What follows belongs to an exercise in optimizing a design on an open flow for a short achievable clock period and few clock cycles; a production flow would make more cautious choices.
Function was checked by simulation only, so behaviour that the tests miss may differ from the original.

**flow/design.v**
```verilog
module adder(s,t,u);
input [31:0] s,t;
output [31:0] u;
assign u = s+t;
endmodule
module mux(m,n,sel,out);
input [31:0]m,n;
input sel;
output [31:0]out;
assign out = sel ? n : m;
endmodule 
module pc(clk,reset,pc_in,pc_out);
input clk,reset;
input [31:0]pc_in;
output [31:0] pc_out;
reg [31:0] pc_out;
always @(posedge clk)
begin 
 if (reset)
 pc_out = 0;
 else 
 pc_out = pc_in;
end
endmodule
module registerfile(rs1,rs2,rd,writedata,regwrite,rd1,rd2,clk);
input [4:0] rs1,rs2,rd;
input [31:0] writedata;
input regwrite,clk;
output [31:0] rd1,rd2;
reg [31:0] rf [31:0];
assign rd1 = (rs1 == 5'd0) ? 32'd0 : rf[rs1];
assign rd2 = (rs2 == 5'd0) ? 32'd0 : rf[rs2];
always @(posedge clk)
if (regwrite && rd != 5'd0)
 begin
 rf[rd] = writedata;
 end
endmodule
module immext(instruction,immsrc,imm_data);
input [31:0] instruction;
input [1:0] immsrc;
output [31:0] imm_data;
reg [31:0] imm_data;
always @(instruction or immsrc)
begin
  case(immsrc)
 2'b00: imm_data = {{20{instruction[31]}},instruction[31:20]};
 2'b01: imm_data = {{20{instruction[31]}},instruction[31:25],instruction[11:7]};
 2'b10: imm_data = {{20{instruction[31]}},instruction[7],instruction[30:25],instruction[11:8],1'b0};
 default: imm_data = 32'b0;
 endcase
end
endmodule 
module alu(a,b,aluoperation,zero,result);
input [31:0] a,b;
input [2:0]aluoperation;
output zero;
reg zero;
output [31:0] result;
reg [31:0] result;
  always @ (a or b or aluoperation)
begin
 case(aluoperation)
 3'b000: result=a+b;
 3'b001: result=a-b;
 3'b101: result=$signed(a)<$signed(b);
 3'b011: result=a|b;
 3'b010: result=a&b;
 3'b100: result=a==b;
 default: result=3'b0;
 endcase
end
always @ (result)
begin 
 if (result)
 zero = 0;
 else
 zero = 1;
end
endmodule
module alucontrol(aluop,funct3,funct7,operation);
input [1:0] aluop;
input [2:0] funct3;
input funct7;
output [2:0] operation;
reg[2:0] operation;
wire [13:0] control;
  always @(*)
begin 
case(aluop)
2'b00: operation=3'b000;											 
2'b01: begin
		 case (funct3)
		 3'b000: operation=3'b001;									 
		 3'b001: operation=3'b100;									 
		 default: operation = 3'b000;
		 endcase
		 end
2'b10: begin
       case(funct3)
       3'b000:operation=funct7? 3'b001 : 3'b000;			
       3'b111:operation=3'b010;									 
       3'b110:operation=3'b011;									 
       3'b010:operation=3'b101;									 
       default: operation = 3'b000;
       endcase
       end
default: operation= 3'b000;
endcase
end
endmodule
module controlunit(opcode,branch,immsrc,resultsrc,aluop,memwrite,alusrc,regwrite);
input [6:0] opcode;
output [1:0] immsrc,aluop;
output branch,resultsrc,memwrite,alusrc,regwrite;
wire [8:0] controls;
assign {alusrc, resultsrc, immsrc, regwrite, memwrite, branch, aluop} = controls;
assign controls = 
        (opcode == 7'b0110011) ? 9'b0_0_00_1_0_0_10:  
		  (opcode == 7'b0000011) ? 9'b1_1_00_1_0_0_00:  
		  (opcode == 7'b0100011) ? 9'b1_0_01_0_1_0_00:  
		  (opcode == 7'b1100011) ? 9'b0_0_10_0_0_1_01:  
		  (opcode == 7'b0010011) ? 9'b1_0_00_1_0_0_10:  
		                           9'b0_0_00_0_0_0_00;
endmodule
module cu(opcode,zero,funct3,funct7,alusrc,resultsrc,immsrc,regwrite,memwrite,pcsrc,alucontrol);
input [6:0] opcode;
input zero,funct7;
input [2:0] funct3;
output [2:0] alucontrol;
output [1:0] immsrc;
output resultsrc,memwrite,alusrc,regwrite,pcsrc;
wire branch;
wire [1:0] aluop;
controlunit u1(opcode,branch,immsrc,resultsrc,aluop,memwrite,alusrc,regwrite);
alucontrol u2(aluop,funct3,funct7 & opcode[5],alucontrol);
assign pcsrc = branch && zero;
endmodule
module risc_V(
input clk,reset,
input [31:0] imem_rdata,
input [31:0] dmem_rdata,
output [31:0] imem_addr,
output dmem_we,
output [31:0] dmem_addr,dmem_wdata
);
wire [31:0] pcnext,pc;                     
wire [31:0] pcplus4;                       
wire [31:0] pctarget;                      
wire [31:0] instr;                         
wire [31:0] rd1;               				 
wire [31:0] imm_ext;                       
wire [31:0] srcb;              			    
wire [2:0] alucontrol;                     
wire [31:0] Addr,WriteData,ReadData;
wire [1:0] immsrc;
wire resultsrc,alusrc,regwrite,pcsrc,memwrite;
wire zero;                                 
assign imem_addr = pc;
assign instr = imem_rdata;
assign dmem_addr = Addr;
assign dmem_wdata = WriteData;
assign dmem_we = memwrite;
mux pc_next(pcplus4,pctarget,pcsrc,pcnext);
pc ProgC(clk,reset,pcnext,pc);
adder pc_plus4(pc,32'b100,pcplus4);
registerfile RF(instr[19:15],instr[24:20],instr[11:7],ReadData,regwrite,rd1,WriteData,clk);
immext ImmExt(instr,immsrc,imm_ext);
mux src_b(WriteData,imm_ext,alusrc,srcb);
alu ALU(rd1,srcb,alucontrol,zero,Addr);
mux result_0(Addr,dmem_rdata,resultsrc,ReadData);
adder pc_target(pc,imm_ext,pctarget);
cu CU(instr[6:0],zero,instr[14:12],instr[30],alusrc,resultsrc,immsrc,regwrite,memwrite,pcsrc,alucontrol);
endmodule
```
**flow/run.sh**
```bash
#!/bin/bash
# synth_recipe.tcl (not shown) runs the flow's synth.tcl, then flattens the netlist and writes it again
# the make line also repeats each setting of config.mk as NAME=value (left out here)
make -C /OpenROAD-flow-scripts/flow DESIGN_CONFIG=/design/flow/config.mk WORK_HOME=/design/flow/orfs CLKGATE_MAP_FILE= SYNTH_SCRIPT=/design/flow/synth_recipe.tcl finish
```
**flow/config.mk**
```make
export PLATFORM = sky130hd
export DESIGN_NAME = risc_V
export DESIGN_NICKNAME = risc_V
export VERILOG_FILES = /design/flow/design.v
export SDC_FILE = /design/flow/constraint.sdc
export NUM_CORES = 4
export LEC_CHECK = 0
export CAP_MARGIN = 20
export CORE_MARGIN = 2
export CORE_UTILIZATION = 40
export SLEW_MARGIN = 20
```
**flow/constraint.sdc**
```tcl
create_clock -name core_clock -period 12.5 [get_ports {clk}]
set_input_delay 2.5000 -clock core_clock [delete_from_list [all_inputs] [get_ports {clk}]]
set_output_delay 2.5000 -clock core_clock [all_outputs]
set_load 0.01 [all_outputs]
```
Register map, names as in the netlist:
(1.5 px per um) Other cells in grey.
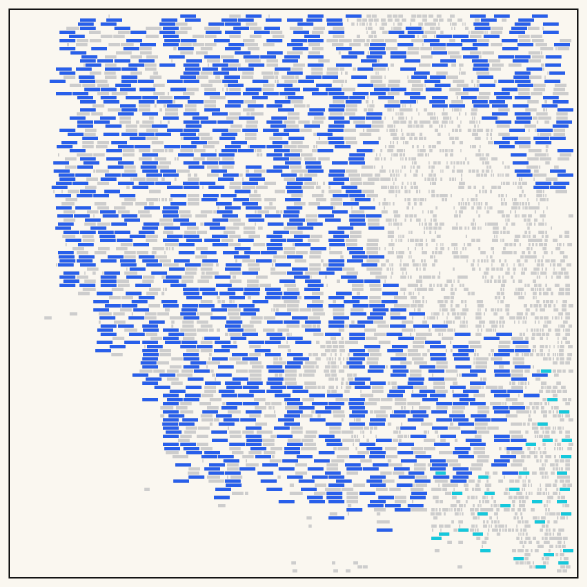
- cyan: ProgC.pc_out (sequential cells 32; where south-east)
- blue: RF.rf (sequential cells 1024; where all over the die)

Path with the least slack:
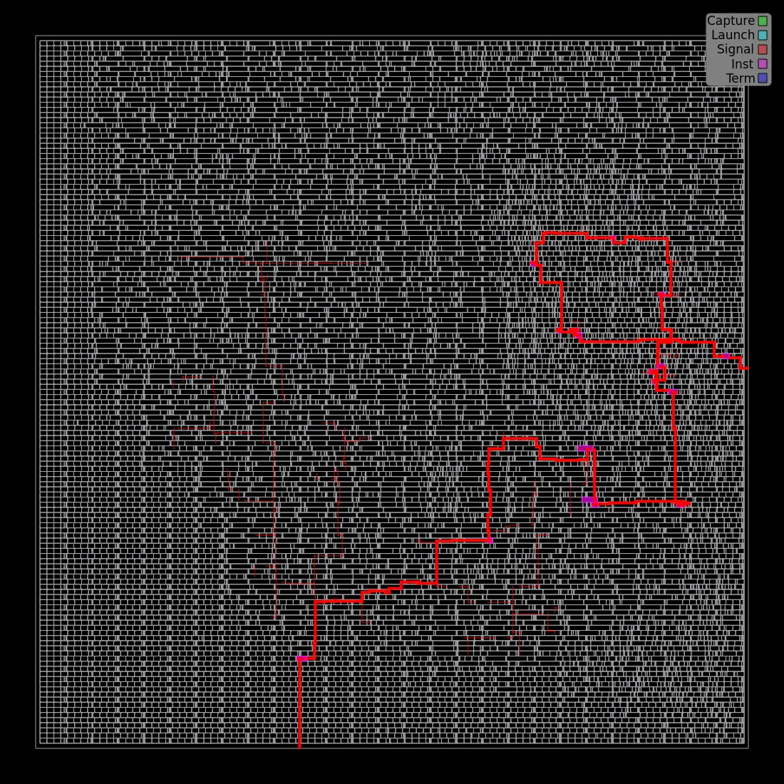
fin worst setup slack: 0.578 ns
Finished Layout Cells: 5542
Fin Setup TNS: 0 ns
Final min period: 11.92 ns
Final Util: 46.3%

==> qor.csv <==
stage,metric,value,unit
clock_network,cts-root-buf,clkbuf_16,
die,die_h,378,um
synthesis,synth_area,0.0560,mm2
finish,fillers,12000,
clock_network,cts_setup_buffers,0,
power_and_ir_drop,peakVddDrop,126,uV
die,ios,163,
route,first_pass_iters,5,
finish,n_all_inverters,100,
outcome,status,no timing/DRC/antenna violations,
power_and_ir_drop,clkPwrFrac,35.0,%
setup_path,path_delay_family,compound AO/OA/AOI/OAI gates,
finish,clock_buffers,124,
setup_path,cpPeakStageDelay,0.66,ns
route,routed_wl,179000,um
route,drc,0,
finish,buffers,280,
timing,max_freq,83.9,MHz
synthesis,synth_top_cell_area_share,54.9,%
clock_network,cts_resized,0,
finish,layout_common_cells,"edfxtp_1, mux4_2, nor2_1, clkdlybuf4s50_1, a21oi_1",
power_and_ir_drop,maxPowerGroup,sequential cells,
global_route,grt_pass1_vias,34300,
die,die_x,378,um
synthesis,async_flop_share,0,%
clock_network,htreeDepth,3,
setup_path,worstPathRequired,10.00,ns
finish,num-multi-input-gates,2023,
clock_network,cts_buffer_depth,3,
setup_path,worst-path-buf-inv,3,
die,core_region_area,0.139,mm2
Testbench counts, summed over its fixed seeds: cycles 48,937.
Signal metal coverage by tile:
(1 px per um) The die is cut into 38 by 38 equal tiles; dark blue is low, red is high, scaled to the fullest tile. Values are wire area over tile area, all layers added.
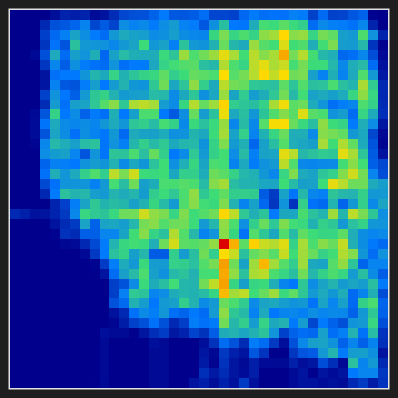
- densest ninth of the die: centre
- tiles over half the peak: 18%
- fullest tile: 0.69

Clock distribution:
(1 px per um)
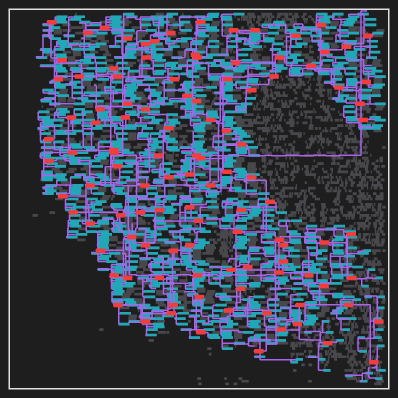
- cyan: flip-flops (count 1056)
- red: cells driving clock nets (count 110)
- purple: clock wires (length 13400 um)
- flops lie: all over the die

[state kept, by name, indices dropped and copies added, names as in the netlist]
name / cells
RF.rf: 1024
ProgC.pc_out: 32
[routing by layer]
| layer | part of all wire, % | wire (um) | global-route usage [%] |
|---|---|---|---|
| met5 | 0 | 0 | 0 |
| met4 | 3.4 | 6140 | 8.38 |
| met3 | 8.8 | 15700 | 4.36 |
| met2 | 47 | 84300 | 39.7 |
| met1 | 41 | 72400 | 34.8 |
[tightest hold or removal path: cells and delay by family, from the launching register on]
family	cells	cell delay (ns)
muxes	1	0.13
DFF	1	0.32
and+or+nand+nor	1	0.09
[per-stage QoR]
step | instances | worst slack (ns)
final | 5542 | 0.578
after global routing | 5541 | 0.289
after CTS | 5541 | 0.680
after detailed placement | 5335 | 0.699
after global placement | 5335 | 0.708
after floorplan | 3414 | 2.11
[worst paths after layout]
kind	cells after the start	slack [ns]	startpoint	endpoint
worst max-delay path	19	0.58	imem_rdata[20]	dmem_addr[31]
worst min register to register	2	0.57	ProgC.pc_out[31]	ProgC.pc_out[31]
worst max register to register	24	4.47	RF.rf[31][1]	ProgC.pc_out[23]
worst min-delay path	2	0.57	ProgC.pc_out[31]	ProgC.pc_out[31]

==> re-timing with driven ports <==
Ports are ideal in the flow. The routed layout listed here was re-timed in OpenROAD. Step 1 (the two cells are an assumption about what drives the block):
set clk [get_ports {clk}]
set_driving_cell -lib_cell sky130_fd_sc_hd__clkbuf_16 $clk
set_driving_cell -lib_cell sky130_fd_sc_hd__buf_2 [delete_from_list [all_inputs] $clk]
Step 2 moves the port delays by t, midway between the first and last clock arrival at a register: inputs arrive t later, outputs are due t later. That takes back most of the time a late clock gives input paths. Slacks: no drivers / after step 1 / after step 2; pairs: no drivers / after step 1.
shift t [ns]: 0.820
setup WS [ns]: 0.578 / 0.511 / 0.511
pins driven straight from the clock port: 1
After both steps setup and hold are still met in this run. For this run, drivers alone change the setup slack by -0.067 ns; drivers and shift together by -0.067 ns.
